What follows belongs to an exercise in optimizing a design on an open flow for small area; a production flow would make more cautious choices.
The RTL of this run was laid out without a check of its function.

`flow/design.v`:
```
`timescale 1ns / 1ps
module textlcd(
	resetn,
	lcdclk,
	alu_out_value,
	gcd_out_value,
	lcm_out_value,
	PB,
	Sel,
	in_switching,
	CarryIn,
	lcd_rs,
	lcd_rw,
	lcd_en,
	lcd_data,
	key_value_a,
	key_value_b
	);
input  resetn;
input  lcdclk;
input [11:0] alu_out_value;
input [10:0] gcd_out_value;
input [21:0] lcm_out_value;
input  [2:0] PB;
input  [5:0] Sel;
input in_switching;
input CarryIn;
output lcd_rs;
output lcd_rw;
output lcd_en;
output [7:0] lcd_data;
output [11:0] key_value_a;
output [11:0] key_value_b;
wire [31:0] reg_a;
wire [31:0] reg_b;
reg [23:0] reg_b_lo;
wire [31:0] reg_c;
wire [31:0] reg_d;
reg [23:0] reg_d_lo;
wire [31:0] reg_e;
wire [31:0] reg_f;
wire [31:0] reg_g;
reg [15:0] reg_g_lo;
reg [31:0] reg_h;
reg [23:0] delay_lcdclk;  
reg [15:0] count_lcd;
reg lcd_en;	        
reg  [4:0] lcd_mode;
wire [4:0] mode_pwron = 1 ;   
wire [4:0] mode_fnset = 2 ;   
wire [4:0] mode_onoff = 3 ;   
wire [4:0] mode_entr1 = 4 ;  
wire [4:0] mode_entr2 = 5 ;  
wire [4:0] mode_entr3 = 6 ;  
wire [4:0] mode_seta1 = 7 ;   
wire [4:0] mode_wr1st = 8 ;   
wire [4:0] mode_seta2 = 9 ;   
wire [4:0] mode_wr2nd = 10;   
wire [4:0] mode_delay = 11;   
wire [4:0] mode_actcm = 12;   
reg [9:0] set_data;
wire [11:0] alu_out_value;
wire [10:0] gcd_out_value;
wire [21:0] lcm_out_value;
reg [21:0] temp_out_value;
reg [21:0] temp_rem;
reg [11:0] temp_a_1;
reg [11:0] temp_a_10;
reg [11:0] temp_a_100;
reg [11:0] temp_b_1;
reg [11:0] temp_b_10;
reg [11:0] temp_b_100;
reg [4:0] digit_6, digit_5, digit_4, digit_3, digit_2, digit_1;
reg [11:0] key_value_a;
reg [11:0] key_value_b;
assign reg_a = {8'b00100000, 8'b00100000, 8'b01000001, 8'b00101101 } ;
assign reg_c = {8'b00100000, 8'b00100000, 8'b01000010, 8'b00101101 } ;
assign reg_e = {8'b01010010, 8'b01000101, 8'b01010011, 8'b01010101 } ;
assign reg_f = {8'b01001100, 8'b01010100, 8'b00101101, 8'b00101101 } ;
assign reg_b = {8'b00101101, reg_b_lo};
assign reg_d = {8'b00101101, reg_d_lo};
assign reg_g = {8'b00101101, 8'b00101101, reg_g_lo};
reg [11:0] cnt_in_a1;
reg [11:0] cnt_in_b1;
reg [11:0] cnt_in_a10;
reg [11:0] cnt_in_b10;
reg [11:0] cnt_in_a100;
reg [11:0] cnt_in_b100;
always @(posedge lcdclk)
begin  
	if (resetn == 0)
	begin
		delay_lcdclk <= 0;
		count_lcd <= 0;
		lcd_en <= 1'b0;
	end
	else 
	begin
		if (delay_lcdclk < 1999)
			delay_lcdclk <=  delay_lcdclk + 1;
		else
			delay_lcdclk <= 0;
		if (delay_lcdclk == 0) 
		begin
			if (count_lcd < 40)
				count_lcd <= count_lcd + 1;
			else
				count_lcd <= 6;
		end
		if (delay_lcdclk == 200)
			lcd_en <= 1'b1;
		else if (delay_lcdclk == 1800)
			lcd_en <= 1'b0;
	end
end
reg [2:0] PB_d;
wire [2:0] PB_fall = PB_d & ~PB;
always @(posedge lcdclk)
begin
	if (resetn == 0)
		PB_d <= 3'b111;
	else
		PB_d <= PB;
end
always @(posedge lcdclk)
begin
		if(resetn == 0)
		begin
			cnt_in_a1 <= 0;
			cnt_in_b1 <= 0;
		end
		else if(PB_fall[0])
		begin
			if(in_switching==0)    
			begin
                           cnt_in_a1 <= cnt_in_a1 + 1;
                            if(cnt_in_a1 == 10)  
                            cnt_in_a1<=0;
			end
			else begin             
                                    cnt_in_b1 <= cnt_in_b1 + 1;
                                    if(cnt_in_b1 == 10)
                                     cnt_in_b1<=0;
			end
		end
end
always @(posedge lcdclk)
begin
		if(resetn == 0)
		begin
			cnt_in_a10 <= 0;
			cnt_in_b10 <= 0;
		end
		else if(PB_fall[1])
		begin
			if(in_switching==0)    
			begin
                           cnt_in_a10 <= cnt_in_a10 + 1;
                            if(cnt_in_a10 == 10)  
                            cnt_in_a10<=0;
			end
			else begin             
                                    cnt_in_b10 <= cnt_in_b10 + 1;
                                    if(cnt_in_b10 == 10)
                                     cnt_in_b10<=0;
			end
		end
end
always @(posedge lcdclk)
begin
		if(resetn == 0)
		begin
			cnt_in_a100 <= 0;
			cnt_in_b100 <= 0;
		end
		else if(PB_fall[2])
		begin
			if(in_switching==0)    
			begin
                           cnt_in_a100 <= cnt_in_a100 + 1;
                            if(cnt_in_a100 == 10)  
                            cnt_in_a100<=0;
			end
			else begin             
                                    cnt_in_b100 <= cnt_in_b100 + 1;
                                    if(cnt_in_b100 == 10)
                                     cnt_in_b100<=0;
			end
		end
end
 always@(posedge lcdclk ) 
 begin 
     case(cnt_in_a100)
              0: begin temp_a_100[11:0] <= 12'b000000000000;
                       reg_b_lo[23:16] <= 8'b00110000; end 
              1: begin temp_a_100[11:0] <= 12'b000001100100;
                       reg_b_lo[23:16] <= 8'b00110001; end
              2: begin temp_a_100[11:0] <= 12'b000011001000;
                       reg_b_lo[23:16] <= 8'b00110010; end
              3: begin temp_a_100[11:0] <= 12'b000100101100;
                       reg_b_lo[23:16] <= 8'b00110011; end
              4: begin temp_a_100[11:0] <= 12'b000110010000;
                       reg_b_lo[23:16] <= 8'b00110100; end
              5: begin temp_a_100[11:0] <= 12'b000111110100;
                       reg_b_lo[23:16] <= 8'b00110101; end
              6: begin temp_a_100[11:0] <= 12'b001001011000;
                       reg_b_lo[23:16] <= 8'b00110110; end
              7: begin temp_a_100[11:0] <= 12'b001010111100;
                       reg_b_lo[23:16] <= 8'b00110111; end
              8: begin temp_a_100[11:0] <= 12'b001100100000;
                        reg_b_lo[23:16] <= 8'b00111000; end
              9: begin temp_a_100[11:0] <= 12'b001110000100;
                       reg_b_lo[23:16] <= 8'b00111001; end
              default : begin temp_a_100[11:0] <= 12'b000000000000;
                       reg_b_lo[23:16] <= 8'b00110000; end
              endcase
         case(cnt_in_a10)
            0: begin temp_a_10[11:0] <= 12'b000000000000;
                reg_b_lo[15:8] <= 8'b00110000;  end
            1: begin temp_a_10[11:0] <= 12'b000000001010;
                reg_b_lo[15:8] <= 8'b00110001;  end
            2: begin temp_a_10[11:0] <= 12'b000000010100;
                reg_b_lo[15:8] <= 8'b00110010;  end
            3: begin temp_a_10[11:0] <= 12'b000000011110;
                reg_b_lo[15:8] <= 8'b00110011;  end
            4: begin temp_a_10[11:0] <= 12'b000000101000;
             reg_b_lo[15:8] <= 8'b00110100;  end
            5: begin temp_a_10[11:0] <= 12'b000000110010;
             reg_b_lo[15:8] <= 8'b00110101;  end
            6: begin temp_a_10[11:0] <= 12'b000000111100;
                reg_b_lo[15:8] <= 8'b00110110;  end
            7: begin temp_a_10[11:0] <= 12'b000001000110;
             reg_b_lo[15:8] <= 8'b00110111;  end
            8: begin temp_a_10[11:0] <= 12'b000001010000;
             reg_b_lo[15:8] <= 8'b00111000;  end
            9: begin temp_a_10[11:0] <= 12'b000001011010;
             reg_b_lo[15:8] <= 8'b00111001;  end
         default : begin temp_a_10[11:0] <= 12'b000000000000;
          reg_b_lo[15:8] <= 8'b00110000;  end
         endcase
          case(cnt_in_a1)
          0 :begin temp_a_1[11:0] <= 12'b000000000000;
          reg_b_lo[7:0] <= 8'b00110000; end
          1: begin temp_a_1[11:0] <= 12'b000000000001;
             reg_b_lo[7:0] <= 8'b00110001; end
          2: begin temp_a_1[11:0] <= 12'b000000000010;
            reg_b_lo[7:0] <= 8'b00110010; end
          3: begin temp_a_1[11:0] <= 12'b000000000011;
            reg_b_lo[7:0] <= 8'b00110011; end
          4: begin temp_a_1[11:0] <= 12'b000000000100;
            reg_b_lo[7:0] <= 8'b00110100; end
          5: begin temp_a_1[11:0] <= 12'b000000000101;
            reg_b_lo[7:0] <= 8'b00110101; end
          6: begin temp_a_1[11:0] <= 12'b000000000110;
            reg_b_lo[7:0] <= 8'b00110110; end
          7: begin temp_a_1[11:0] <= 12'b000000000111;
            reg_b_lo[7:0] <= 8'b00110111; end
          8: begin temp_a_1[11:0] <= 12'b000000001000;
            reg_b_lo[7:0] <= 8'b00111000; end
          9: begin temp_a_1[11:0] <= 12'b000000001001;
            reg_b_lo[7:0] <= 8'b00111001; end
        default : begin temp_a_1[11:0] <= 12'b000000000000;
          reg_b_lo[7:0] <= 8'b00110000; end
          endcase
           key_value_a <= temp_a_1 + temp_a_10 + temp_a_100;    
    case(cnt_in_b100)
        0: begin temp_b_100[11:0] <= 12'b000000000000;
        reg_d_lo[23:16] <= 8'b00110000; end
        1: begin temp_b_100[11:0] <= 12'b000001100100;
                reg_d_lo[23:16] <= 8'b00110001; end
        2: begin temp_b_100[11:0] <= 12'b000011001000;
                reg_d_lo[23:16] <= 8'b00110010; end
        3: begin temp_b_100[11:0] <= 12'b000100101100;
                reg_d_lo[23:16] <= 8'b00110011; end
        4: begin temp_b_100[11:0] <= 12'b000110010000;
                reg_d_lo[23:16] <= 8'b00110100; end
        5: begin temp_b_100[11:0] <= 12'b000111110100;
                reg_d_lo[23:16] <= 8'b00110101; end
        6: begin temp_b_100[11:0] <= 12'b001001011000;
                reg_d_lo[23:16] <= 8'b00110110; end
        7: begin temp_b_100[11:0] <= 12'b001010111100;
                reg_d_lo[23:16] <= 8'b00110111; end
        8: begin temp_b_100[11:0] <= 12'b001100100000;
                reg_d_lo[23:16] <= 8'b00111000; end
        9: begin temp_b_100[11:0] <= 12'b001110000100;
                reg_d_lo[23:16] <= 8'b00111001; end
        default : begin temp_b_100[11:0] <= 12'b000000000000;
                reg_d_lo[23:16] <= 8'b00110000; end
        endcase
    case(cnt_in_b10)
      0: begin temp_b_10[11:0] <= 12'b000000000000;
      reg_d_lo[15:8] <= 8'b00110000; end
      1: begin temp_b_10[11:0] <= 12'b000000001010;
            reg_d_lo[15:8] <= 8'b00110001; end
      2: begin temp_b_10[11:0] <= 12'b000000010100;
            reg_d_lo[15:8] <= 8'b00110010; end
      3: begin temp_b_10[11:0] <= 12'b000000011110;
            reg_d_lo[15:8] <= 8'b00110011; end
      4: begin temp_b_10[11:0] <= 12'b000000101000;
            reg_d_lo[15:8] <= 8'b00110100; end
      5: begin temp_b_10[11:0] <= 12'b000000110010;
            reg_d_lo[15:8] <= 8'b00110101; end
      6: begin temp_b_10[11:0] <= 12'b000000111100;
            reg_d_lo[15:8] <= 8'b00110110; end
      7: begin temp_b_10[11:0] <= 12'b000001000110;
            reg_d_lo[15:8] <= 8'b00110111; end
      8: begin temp_b_10[11:0] <= 12'b000001010000;
            reg_d_lo[15:8] <= 8'b00111000; end
      9: begin temp_b_10[11:0] <= 12'b000001011010;
            reg_d_lo[15:8] <= 8'b00111001; end
   default : begin temp_b_10[11:0] <= 12'b000000000000;
         reg_d_lo[15:8] <= 8'b00110000; end
   endcase
     case(cnt_in_b1)
    0 :begin temp_b_1[11:0] <= 12'b000000000000;
    reg_d_lo[7:0] <= 8'b00110000; end
    1: begin temp_b_1[11:0] <= 12'b000000000001;
        reg_d_lo[7:0] <= 8'b00110001; end
    2: begin temp_b_1[11:0] <= 12'b000000000010;
        reg_d_lo[7:0] <= 8'b00110010; end
    3: begin temp_b_1[11:0] <= 12'b000000000011;
        reg_d_lo[7:0] <= 8'b00110011; end
    4: begin temp_b_1[11:0] <= 12'b000000000100;
        reg_d_lo[7:0] <= 8'b00110100; end
    5: begin temp_b_1[11:0] <= 12'b000000000101;
        reg_d_lo[7:0] <= 8'b00110101; end
    6: begin temp_b_1[11:0] <= 12'b000000000110;
        reg_d_lo[7:0] <= 8'b00110110; end
    7: begin temp_b_1[11:0] <= 12'b000000000111;
        reg_d_lo[7:0] <= 8'b00110111; end
    8: begin temp_b_1[11:0] <= 12'b000000001000;
        reg_d_lo[7:0] <= 8'b00111000; end
    9: begin temp_b_1[11:0] <= 12'b000000001001;
        reg_d_lo[7:0] <= 8'b00111001; end
  default : begin temp_b_1[11:0] <= 12'b000000000000;
      reg_d_lo[7:0] <= 8'b00110000; end
    endcase
        key_value_b <= temp_b_1 + temp_b_10 + temp_b_100;    
             if(Sel[5:0]==6'b101_000)
             temp_out_value <= {11'b0, gcd_out_value};
             else if(Sel[5:0]==6'b100_000)
             temp_out_value <= lcm_out_value;
             else
             temp_out_value <= {10'b0, alu_out_value};
             temp_rem = temp_out_value;
             digit_6 = temp_rem/22'd100000;
             temp_rem = temp_rem - (22'd100000 * digit_6);
             digit_5 = temp_rem/22'd10000;
             temp_rem = temp_rem - (22'd10000 * digit_5);
             digit_4 = temp_rem/22'd1000;
             temp_rem = temp_rem - (22'd1000 * digit_4);
             digit_3 = temp_rem/22'd100;
             temp_rem = temp_rem - (22'd100 * digit_3);
             digit_2 = temp_rem/22'd10;
             temp_rem = temp_rem - (22'd10 * digit_2);
             digit_1 = temp_rem;
            case(digit_6) 
            0 : reg_g_lo[15:8]<=8'b00110000; 
            1 : reg_g_lo[15:8]<=8'b00110001; 
            2 : reg_g_lo[15:8]<=8'b00110010; 
            3 : reg_g_lo[15:8]<=8'b00110011; 
            4 : reg_g_lo[15:8]<=8'b00110100; 
            5 : reg_g_lo[15:8]<=8'b00110101; 
            6 : reg_g_lo[15:8]<=8'b00110110; 
            7 : reg_g_lo[15:8]<=8'b00110111; 
            8 : reg_g_lo[15:8]<=8'b00111000; 
            9 : reg_g_lo[15:8]<=8'b00111001; 
            default : reg_g_lo[15:8]<=8'b00110000;
            endcase    
            case(digit_5) 
            0 : reg_g_lo[7:0]<=8'b00110000; 
            1 : reg_g_lo[7:0]<=8'b00110001; 
            2 : reg_g_lo[7:0]<=8'b00110010; 
            3 : reg_g_lo[7:0]<=8'b00110011; 
            4 : reg_g_lo[7:0]<=8'b00110100; 
            5 : reg_g_lo[7:0]<=8'b00110101; 
            6 : reg_g_lo[7:0]<=8'b00110110; 
            7 : reg_g_lo[7:0]<=8'b00110111; 
            8 : reg_g_lo[7:0]<=8'b00111000; 
            9 : reg_g_lo[7:0]<=8'b00111001; 
            default : reg_g_lo[7:0]<=8'b00110000;
            endcase    
            case(digit_4)
            0 : reg_h[31:24]<=8'b00110000; 
            1 : reg_h[31:24]<=8'b00110001; 
            2 : reg_h[31:24]<=8'b00110010; 
            3 : reg_h[31:24]<=8'b00110011; 
            4 : reg_h[31:24]<=8'b00110100; 
            5 : reg_h[31:24]<=8'b00110101; 
            6 : reg_h[31:24]<=8'b00110110; 
            7 : reg_h[31:24]<=8'b00110111; 
            8 : reg_h[31:24]<=8'b00111000; 
            9 : reg_h[31:24]<=8'b00111001; 
            default : reg_h[31:24]<=8'b00110000;
            endcase    
            case(digit_3)  
            0 : reg_h[23:16]<=8'b00110000; 
            1 : reg_h[23:16]<=8'b00110001; 
            2 : reg_h[23:16]<=8'b00110010; 
            3 : reg_h[23:16]<=8'b00110011; 
            4 : reg_h[23:16]<=8'b00110100; 
            5 : reg_h[23:16]<=8'b00110101; 
            6 : reg_h[23:16]<=8'b00110110; 
            7 : reg_h[23:16]<=8'b00110111; 
            8 : reg_h[23:16]<=8'b00111000; 
            9 : reg_h[23:16]<=8'b00111001; 
            default : reg_h[23:16]<=8'b00110000;
            endcase               
            case(digit_2) 
            0 : reg_h[15:8]<=8'b00110000; 
            1 : reg_h[15:8]<=8'b00110001; 
            2 : reg_h[15:8]<=8'b00110010; 
            3 : reg_h[15:8]<=8'b00110011; 
            4 : reg_h[15:8]<=8'b00110100; 
            5 : reg_h[15:8]<=8'b00110101; 
            6 : reg_h[15:8]<=8'b00110110; 
            7 : reg_h[15:8]<=8'b00110111; 
            8 : reg_h[15:8]<=8'b00111000; 
            9 : reg_h[15:8]<=8'b00111001; 
            default : reg_h[15:8]<=8'b00110000;
            endcase               
            case(digit_1)
            0 : reg_h[7:0]<=8'b00110000; 
            1 : reg_h[7:0]<=8'b00110001; 
            2 : reg_h[7:0]<=8'b00110010; 
            3 : reg_h[7:0]<=8'b00110011; 
            4 : reg_h[7:0]<=8'b00110100; 
            5 : reg_h[7:0]<=8'b00110101; 
            6 : reg_h[7:0]<=8'b00110110; 
            7 : reg_h[7:0]<=8'b00110111; 
            8 : reg_h[7:0]<=8'b00111000; 
            9 : reg_h[7:0]<=8'b00111001; 
            default : reg_h[7:0]<=8'b00110000;
            endcase
         if(resetn == 0)
         begin
             temp_a_100 <= 0;
             temp_a_10 <= 0;
             temp_a_1 <= 0;
             temp_b_100 <= 0;
             temp_b_10 <= 0;
             temp_b_1 <= 0;
             key_value_a <= 0;
             key_value_b <= 0;
         end
end
always @(posedge lcdclk)
begin
	if (resetn == 0)
		lcd_mode <= mode_pwron;
	else 
		begin
			case (count_lcd)
				0  : lcd_mode <= mode_pwron ;
				1  : lcd_mode <= mode_fnset ;
				2  : lcd_mode <= mode_onoff ;
				3  : lcd_mode <= mode_entr1 ;
				4  : lcd_mode <= mode_entr2 ;
				5  : lcd_mode <= mode_entr3 ;
				6  : lcd_mode <= mode_seta1 ;
				7  : lcd_mode <= mode_wr1st ;
				23 : lcd_mode <= mode_seta2 ;
				24 : lcd_mode <= mode_wr2nd ;
				40 : lcd_mode <= mode_delay ;
				41 : lcd_mode <= mode_actcm ;
				default : begin end 
			endcase	
		end
end
assign lcd_rs = set_data[9];
assign lcd_rw = set_data[8];
assign lcd_data = set_data[7:0];
always @(*)
begin 
	if (resetn == 0)
		set_data = 10'b0000000000;
	else
		begin
		case (lcd_mode)
		    mode_pwron : set_data = {2'b00, 8'h38};
		    mode_fnset : set_data = {2'b00, 8'h38};
		    mode_onoff : set_data = {2'b00, 8'h0f};
		    mode_entr1 : set_data = {2'b00, 8'h06};
		    mode_entr2 : set_data = {2'b00, 8'h02};
		    mode_entr3 : set_data = {2'b00, 8'h01};			    
		    mode_seta1 : set_data = {2'b00, 8'h80};
		    mode_wr1st : 
			begin 
			case (count_lcd)
			 7 : set_data = {1'b1, 1'b0, reg_a[31:24]};
			 8 : set_data = {1'b1, 1'b0, reg_a[23:16]};
			 9 : set_data = {1'b1, 1'b0, reg_a[15: 8]}; 
			10 : set_data = {1'b1, 1'b0, reg_a[7 : 0]}; 
			11 : set_data = {1'b1, 1'b0, reg_b[31:24]};
			12 : set_data = {1'b1, 1'b0, reg_b[23:16]};
			13 : set_data = {1'b1, 1'b0, reg_b[15: 8]}; 
			14 : set_data = {1'b1, 1'b0, reg_b[7 : 0]}; 
			15 : set_data = {1'b1, 1'b0, reg_c[31:24]};
			16 : set_data = {1'b1, 1'b0, reg_c[23:16]};
			17 : set_data = {1'b1, 1'b0, reg_c[15: 8]}; 
			18 : set_data = {1'b1, 1'b0, reg_c[7 : 0]}; 
			19 : set_data = {1'b1, 1'b0, reg_d[31:24]};
			20 : set_data = {1'b1, 1'b0, reg_d[23:16]};
			21 : set_data = {1'b1, 1'b0, reg_d[15: 8]};
			22 : set_data = {1'b1, 1'b0, reg_d[7 : 0]};
			default : set_data = {1'b1, 1'b0, reg_d[7 : 0]};  
			endcase
		end
		   mode_seta2 : set_data = {2'b00, 8'hc0};
		   mode_wr2nd : 
			begin
			case (count_lcd)
			24 : set_data = {1'b1, 1'b0, reg_e[31:24]};
			25 : set_data = {1'b1, 1'b0, reg_e[23:16]};
			26 : set_data = {1'b1, 1'b0, reg_e[15: 8]}; 
			27 : set_data = {1'b1, 1'b0, reg_e[7 : 0]}; 
			28 : set_data = {1'b1, 1'b0, reg_f[31:24]};
			29 : set_data = {1'b1, 1'b0, reg_f[23:16]};
			30 : set_data = {1'b1, 1'b0, reg_f[15: 8]}; 
			31 : set_data = {1'b1, 1'b0, reg_f[7 : 0]}; 
			32 : set_data = {1'b1, 1'b0, reg_g[31:24]};
			33 : set_data = {1'b1, 1'b0, reg_g[23:16]};
			34 : set_data = {1'b1, 1'b0, reg_g[15: 8]}; 
   		    35 : set_data = {1'b1, 1'b0, reg_g[7 : 0]}; 
    		36 : set_data = {1'b1, 1'b0, reg_h[31:24]};
    		37 : set_data = {1'b1, 1'b0, reg_h[23:16]};
    		38 : set_data = {1'b1, 1'b0, reg_h[15: 8]};
    		39 : set_data = {1'b1, 1'b0, reg_h[7 : 0]};
			default : set_data = {1'b1, 1'b0, reg_h[7 : 0]};  
	    		endcase
	    	end
		    mode_delay : set_data = {2'b00, 8'h02};
		    mode_actcm : set_data = {2'b00, 8'h02};
		    default : set_data = 10'b0000000000;
		endcase
	end
end
endmodule
module ALU(Sel, CarryIn, A_1, B_1, Y);
	input[5:0] Sel;
	input CarryIn;
	input[11:0] A_1, B_1;
	output [11:0] Y;
	reg[11:0] A, B;
	reg[11:0] Y;
	reg[11:0] LogicUnit, ArithUnit, ALU_NoShift;
	always@(*)
	begin
		Y = 12'b0;
		LogicUnit = 12'b0;
		ArithUnit = 12'b0;
		ALU_NoShift = 12'b0;
		A = A_1;
		B = B_1;
		if(!Sel[5]) begin
			case(Sel[1:0])
				2'b00 : LogicUnit = A & B;
				2'b01 : LogicUnit = A | B;
				2'b10 : LogicUnit = A ^ B;
				2'b11 : LogicUnit = ~A + 1;
				default : LogicUnit = 12'b0;
			endcase
			case({Sel[1:0], CarryIn})
				3'b000 : ArithUnit = A;
				3'b001 : ArithUnit = A + 1;
				3'b010 : ArithUnit = A + B;
				3'b011 : ArithUnit = A + B + 1;
				3'b100 : ArithUnit = A + ~B;
				3'b101 : ArithUnit = A - B;
				3'b110 : ArithUnit = A - 1;
				3'b111 : ArithUnit = A;
				default : ArithUnit = 12'b0;
			endcase
			if(Sel[2])
				ALU_NoShift = LogicUnit;
			else
				ALU_NoShift = ArithUnit;
			case(Sel[4:3])
				2'b00 : Y = ALU_NoShift;
				2'b01 : begin
					  Y = {ALU_NoShift[10:0], ALU_NoShift[11]};
					end
				2'b10 : begin
					  Y = {ALU_NoShift[0], ALU_NoShift[11:1]};
					end
				2'b11 : Y = 12'b0;
				default : Y = 12'b0;
			endcase
		end
	end
endmodule
module GCD_LCM(clock,reset,GCD_Load,A,B,Y,L);
	parameter width=11;
	input clock,reset,GCD_Load;
	input [width-1:0] A,B;
	output [width-1:0] Y;
	output [2*width-1:0] L;
	reg A_lessthan_B,done;
	reg [width-1:0] A_new, A_hold, B_hold, Y;
	reg [2*width-1:0] L;
	always@(posedge clock)
	 begin: LOAD_SWAP
	  if(!reset)
		begin
		 A_hold=0;
		 B_hold=0;
		end
	  else if(GCD_Load)
		begin
		 A_hold=A;
		 B_hold=B;
		end
	  else if(A_lessthan_B)
		begin
		 A_hold=B_hold;
		 B_hold=A_new;
		end
	  else
		 A_hold=A_new;
	 end
	always@(*)
	 begin:SUBTRACT
	  if(A_hold>=B_hold)
		begin
		 A_lessthan_B=0;
		 A_new=A_hold-B_hold;
		end
	  else
		begin
		 A_lessthan_B=1;
		 A_new=A_hold;
		end
	 end
	always@(*)
	 begin:WRITE_OUTPUT
	  if(B_hold==0)
		begin
		 done=1;
		 Y=A_hold;
		end
	  else
		begin
		 done=0;
		 Y=0;
		end
		if(Y==0)
		 L = 0;
		else
		 L = (A*B)/Y;
	  end
endmodule 
`timescale 1ns / 1ps
module top(
    resetn,
    lcdclk,
    PB,
    Sel,
    in_switching,
    CarryIn,
    lcd_rs,
    lcd_rw,
    lcd_en,
    lcd_data
);
input resetn;
input lcdclk;
input [2:0] PB;
input [5:0] Sel;
input in_switching;
input CarryIn;
output lcd_rs;
output lcd_rw;
output lcd_en;
output [7:0] lcd_data;
wire resetn, lcdclk, lcd_rs, lcd_rw, lcd_en;
wire [7:0]lcd_data;
wire [2:0] PB;
wire [5:0] Sel;
wire CarryIn;
wire [11:0] key_value_a;
wire [11:0] key_value_b;
wire [11:0] alu_out_value;
wire [10:0] gcd_out_value;  
wire [21:0] lcm_out_value;  
textlcd utextlcd(
    .resetn(resetn),
    .lcdclk(lcdclk),
    .alu_out_value(alu_out_value),
    .gcd_out_value(gcd_out_value),
    .lcm_out_value(lcm_out_value),
    .PB(PB),
    .Sel(Sel),
    .in_switching(in_switching),
    .CarryIn(CarryIn),
    .lcd_rs(lcd_rs),
    .lcd_rw(lcd_rw),
    .lcd_en(lcd_en),
    .lcd_data(lcd_data),
    .key_value_a(key_value_a),
    .key_value_b(key_value_b)
   );
 ALU uALU (
   .Sel(Sel),
   .CarryIn(CarryIn),
   .A_1(key_value_a),
   .B_1(key_value_b),
   .Y(alu_out_value)
   );
 GCD_LCM uGCD_LCM (
   .clock(lcdclk),
   .reset(resetn),
   .GCD_Load(CarryIn),
   .A(key_value_a[10:0]),
   .B(key_value_b[10:0]),
   .Y(gcd_out_value),
   .L(lcm_out_value)
   );
   endmodule
```
`flow/run.sh`:
```
#!/bin/bash
# synth_recipe.tcl (not shown) runs the flow's synth.tcl, then flattens the netlist and writes it again
# the make line also repeats each setting of config.mk as NAME=value (left out here)
make -C /OpenROAD-flow-scripts/flow DESIGN_CONFIG=/design/flow/config.mk WORK_HOME=/design/flow/orfs CLKGATE_MAP_FILE= SYNTH_SCRIPT=/design/flow/synth_recipe.tcl finish
```
`flow/constraint.sdc`:
```
create_clock -name core_clock -period 80.0 [get_ports {lcdclk}]
set_input_delay 16.0000 -clock core_clock [delete_from_list [all_inputs] [get_ports {lcdclk}]]
set_output_delay 16.0000 -clock core_clock [all_outputs]
set_load 0.01 [all_outputs]
```
`flow/config.mk`:
```
export PLATFORM = sky130hd
export DESIGN_NAME = top
export DESIGN_NICKNAME = top
export VERILOG_FILES = /design/flow/design.v
export SDC_FILE = /design/flow/constraint.sdc
export NUM_CORES = 4
export LEC_CHECK = 0
export CAP_MARGIN = 20
export CORE_MARGIN = 2
export CORE_UTILIZATION = 40
export SLEW_MARGIN = 20
```
**Signal wires on met1**

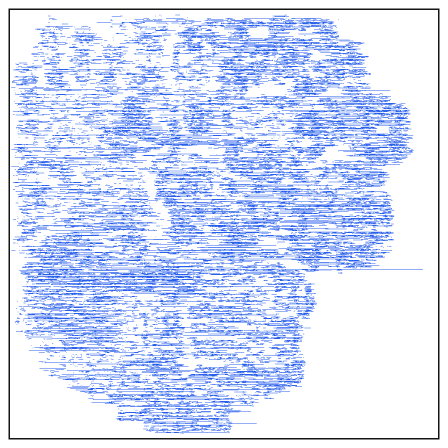
The layer holds 47% of the routed length. The layer carries 61.3 mm of wire. 6,355 nets have wire on it. The wires run mostly horizontal.
met1 Resource Use GR: 29.2%
DR vias: 44,700
Routed Wire Length: 130,000 um

**Signal wires on met2**

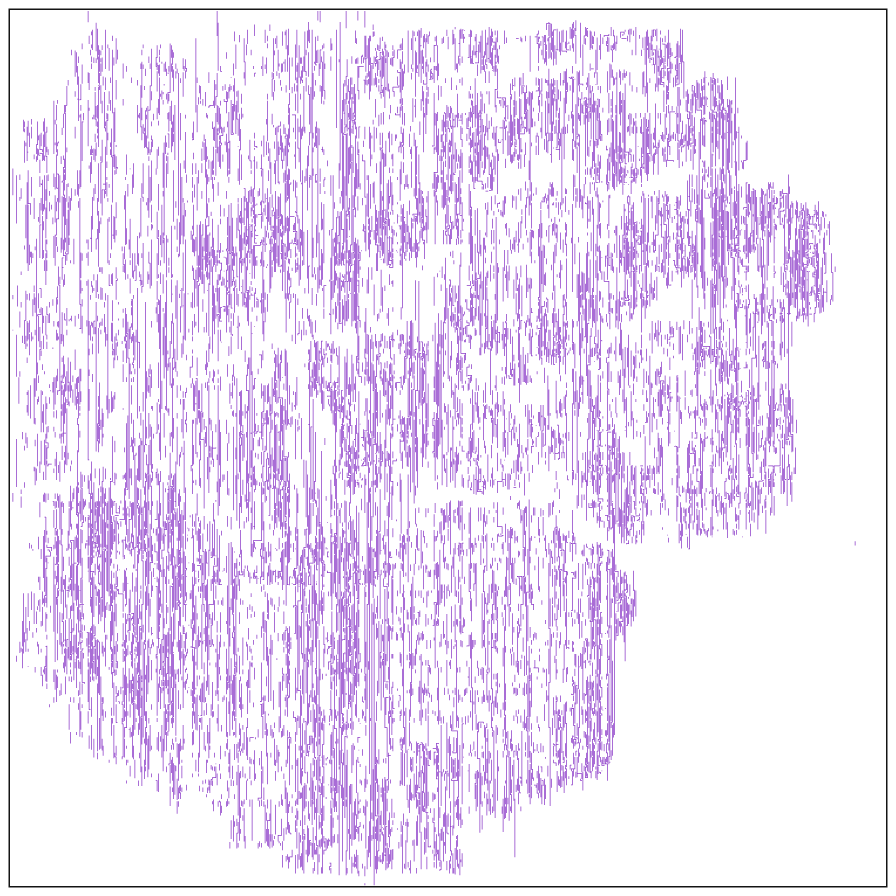
The layer holds 46% of the routed length. The wires run mostly vertical. 5,644 nets have wire on it.
met2 usage: 35.7%

==> qor.yml <==
final_cell_mix: "631 x nor2_1, 528 x nand2_1, 503 x ha_1"
cts_resized: 0
clkTransAtPathRegs_ns: 0.06
io-pin-count: 24
fin_cells: 7580
ys_ff_latch: 312
busiest_layer: "met2"
crit_arrival_ns: 70.21
cts_sinks: 312
reg2reg_from: "utextlcd.key_value_b[2]"
status: "timing/DRC/antenna clean"
first_iter_violations: 3168
setup_slack_ns: 10.17
grt_pass1_vias: 41900
clk_latency_ns: 0.52
area_growth_syn_to_layout_pct: 6.21
yosysTopAreaCell: "ha_1"
cts_hold_buf: 0
ys_warn_count: 3
portBuffers: 22
nNetsFinal: 6670
grt_setup_unrepaired: "false"
mostFrequentLayoutCell: "nor2_1"
dpl_cell_area_mm2: 0.0478
period_needed_ns: 69.83
cts_tree: "done"
path_class: "register to register"
ys.flop_type: "dfxtp_1"
whs_endpoint: "utextlcd.reg_b_lo[10]"
dr.pass1.iters: 8
gr-total-overflow: 0
drv_slew: 0
avgViaCountPerCell: 5.90
routing by layer:
metal | share of wire (%) | up-vias | wire length [um]
li1 | - | 22300 | -
met4 | 2.3 | 4 | 3040
met5 | 0.021 | - | 27
met2 | 46 | 1146 | 59500
met1 | 47 | 21100 | 61300
met3 | 4.7 | 198 | 6100
cell usage after synthesis, types with 159 or more instances:
master and n:
nand3_1 159, nor2_1 631, nor3_1 267, o21a_1 178, inv_1 354, clkbuf_1 169
nand2_1 528, xnor2_1 230, dfxtp_1 312, o21ai_0 293, ha_1 503, a21oi_1 337
critical path: cells and delay by family (launching register included):
kind | cells | cell delay [ns]
simple gates | 61 | 11.90
fa+ha+maj | 29 | 9.40
flops | 1 | 0.79
buf+inv | 22 | 3.04
xor+xnor | 1 | 0.12
mux | 6 | 1.55
compound gates | 198 | 42.75
per-stage QoR:
stage	hold slack [ns]	util, %
floorplan	0.404	-
global placement	0.417	41.8
detailed placement	0.417	41.8
CTS	0.431	42.8
global route	0.450	42.8
finish	0.429	42.8
worst max path at each step:
stage,startpoint,end,cells after the start
5_1_grt,utextlcd.key_value_b[2],utextlcd.temp_out_value[0],317
3_5_place_dp,utextlcd.key_value_b[2],utextlcd.temp_out_value[0],315
6_report,utextlcd.key_value_b[2],utextlcd.temp_out_value[0],317
4_1_cts,utextlcd.key_value_b[2],utextlcd.temp_out_value[0],315
3_3_place_gp,utextlcd.key_value_b[2],utextlcd.temp_out_value[0],314
2_1_floorplan,utextlcd.key_value_b[2],utextlcd.temp_out_value[0],327
final cells by class:
type	instances	share of cell area [%]
Timing Repair Buffer	66	1.12
Clock buffer	48	2.06
Clock inverter	14	0.381
Inverter	381	2.92
Sequential cell	312	12.8
Multi-Input combinational cell	5246	76.9
Antenna cell	1	0.00511
Tap cell	1512	3.86
cell families after synthesis:
group	count (synthesis)	synth area share [%]
and+or+nand+nor	2306	24.5
AOI/OAI and AO/OA	1781	27.3
adders and majority gates	629	18.8
buffers and inverters	591	4.98
xor gates and xnor gates	376	7.41
DFF	312	13.5
muxes	140	3.50
other	1	0.00813

[static timing again, ports no longer ideal]
In the flow no input, the clock included, has a driving cell. The finished layout below was timed again as built, in two steps.
Step 1, drivers: a clkbuf_16 drives lcdclk and a buf_2 each remaining input, both assumed.
Step 2 adds t to the input delays and takes it off the output delays; t is the mean of the earliest and latest rising clock arrival at the registers after step 1. Input paths then give back, and output paths get back, about the clock's delay inside the block.
Slacks: ideal ports / drivers / drivers and shift; pairs: ideal ports / drivers.
shift t [ns]: 0.561
slack for setup (ns): 10.168 / 10.168 / 10.168
worst register clock-pin slew, ns: 0.07 / 0.07
After both steps this run still meets setup and hold. For this run, drivers alone change the setup slack by 0.000 ns; drivers and shift together by 0.000 ns.
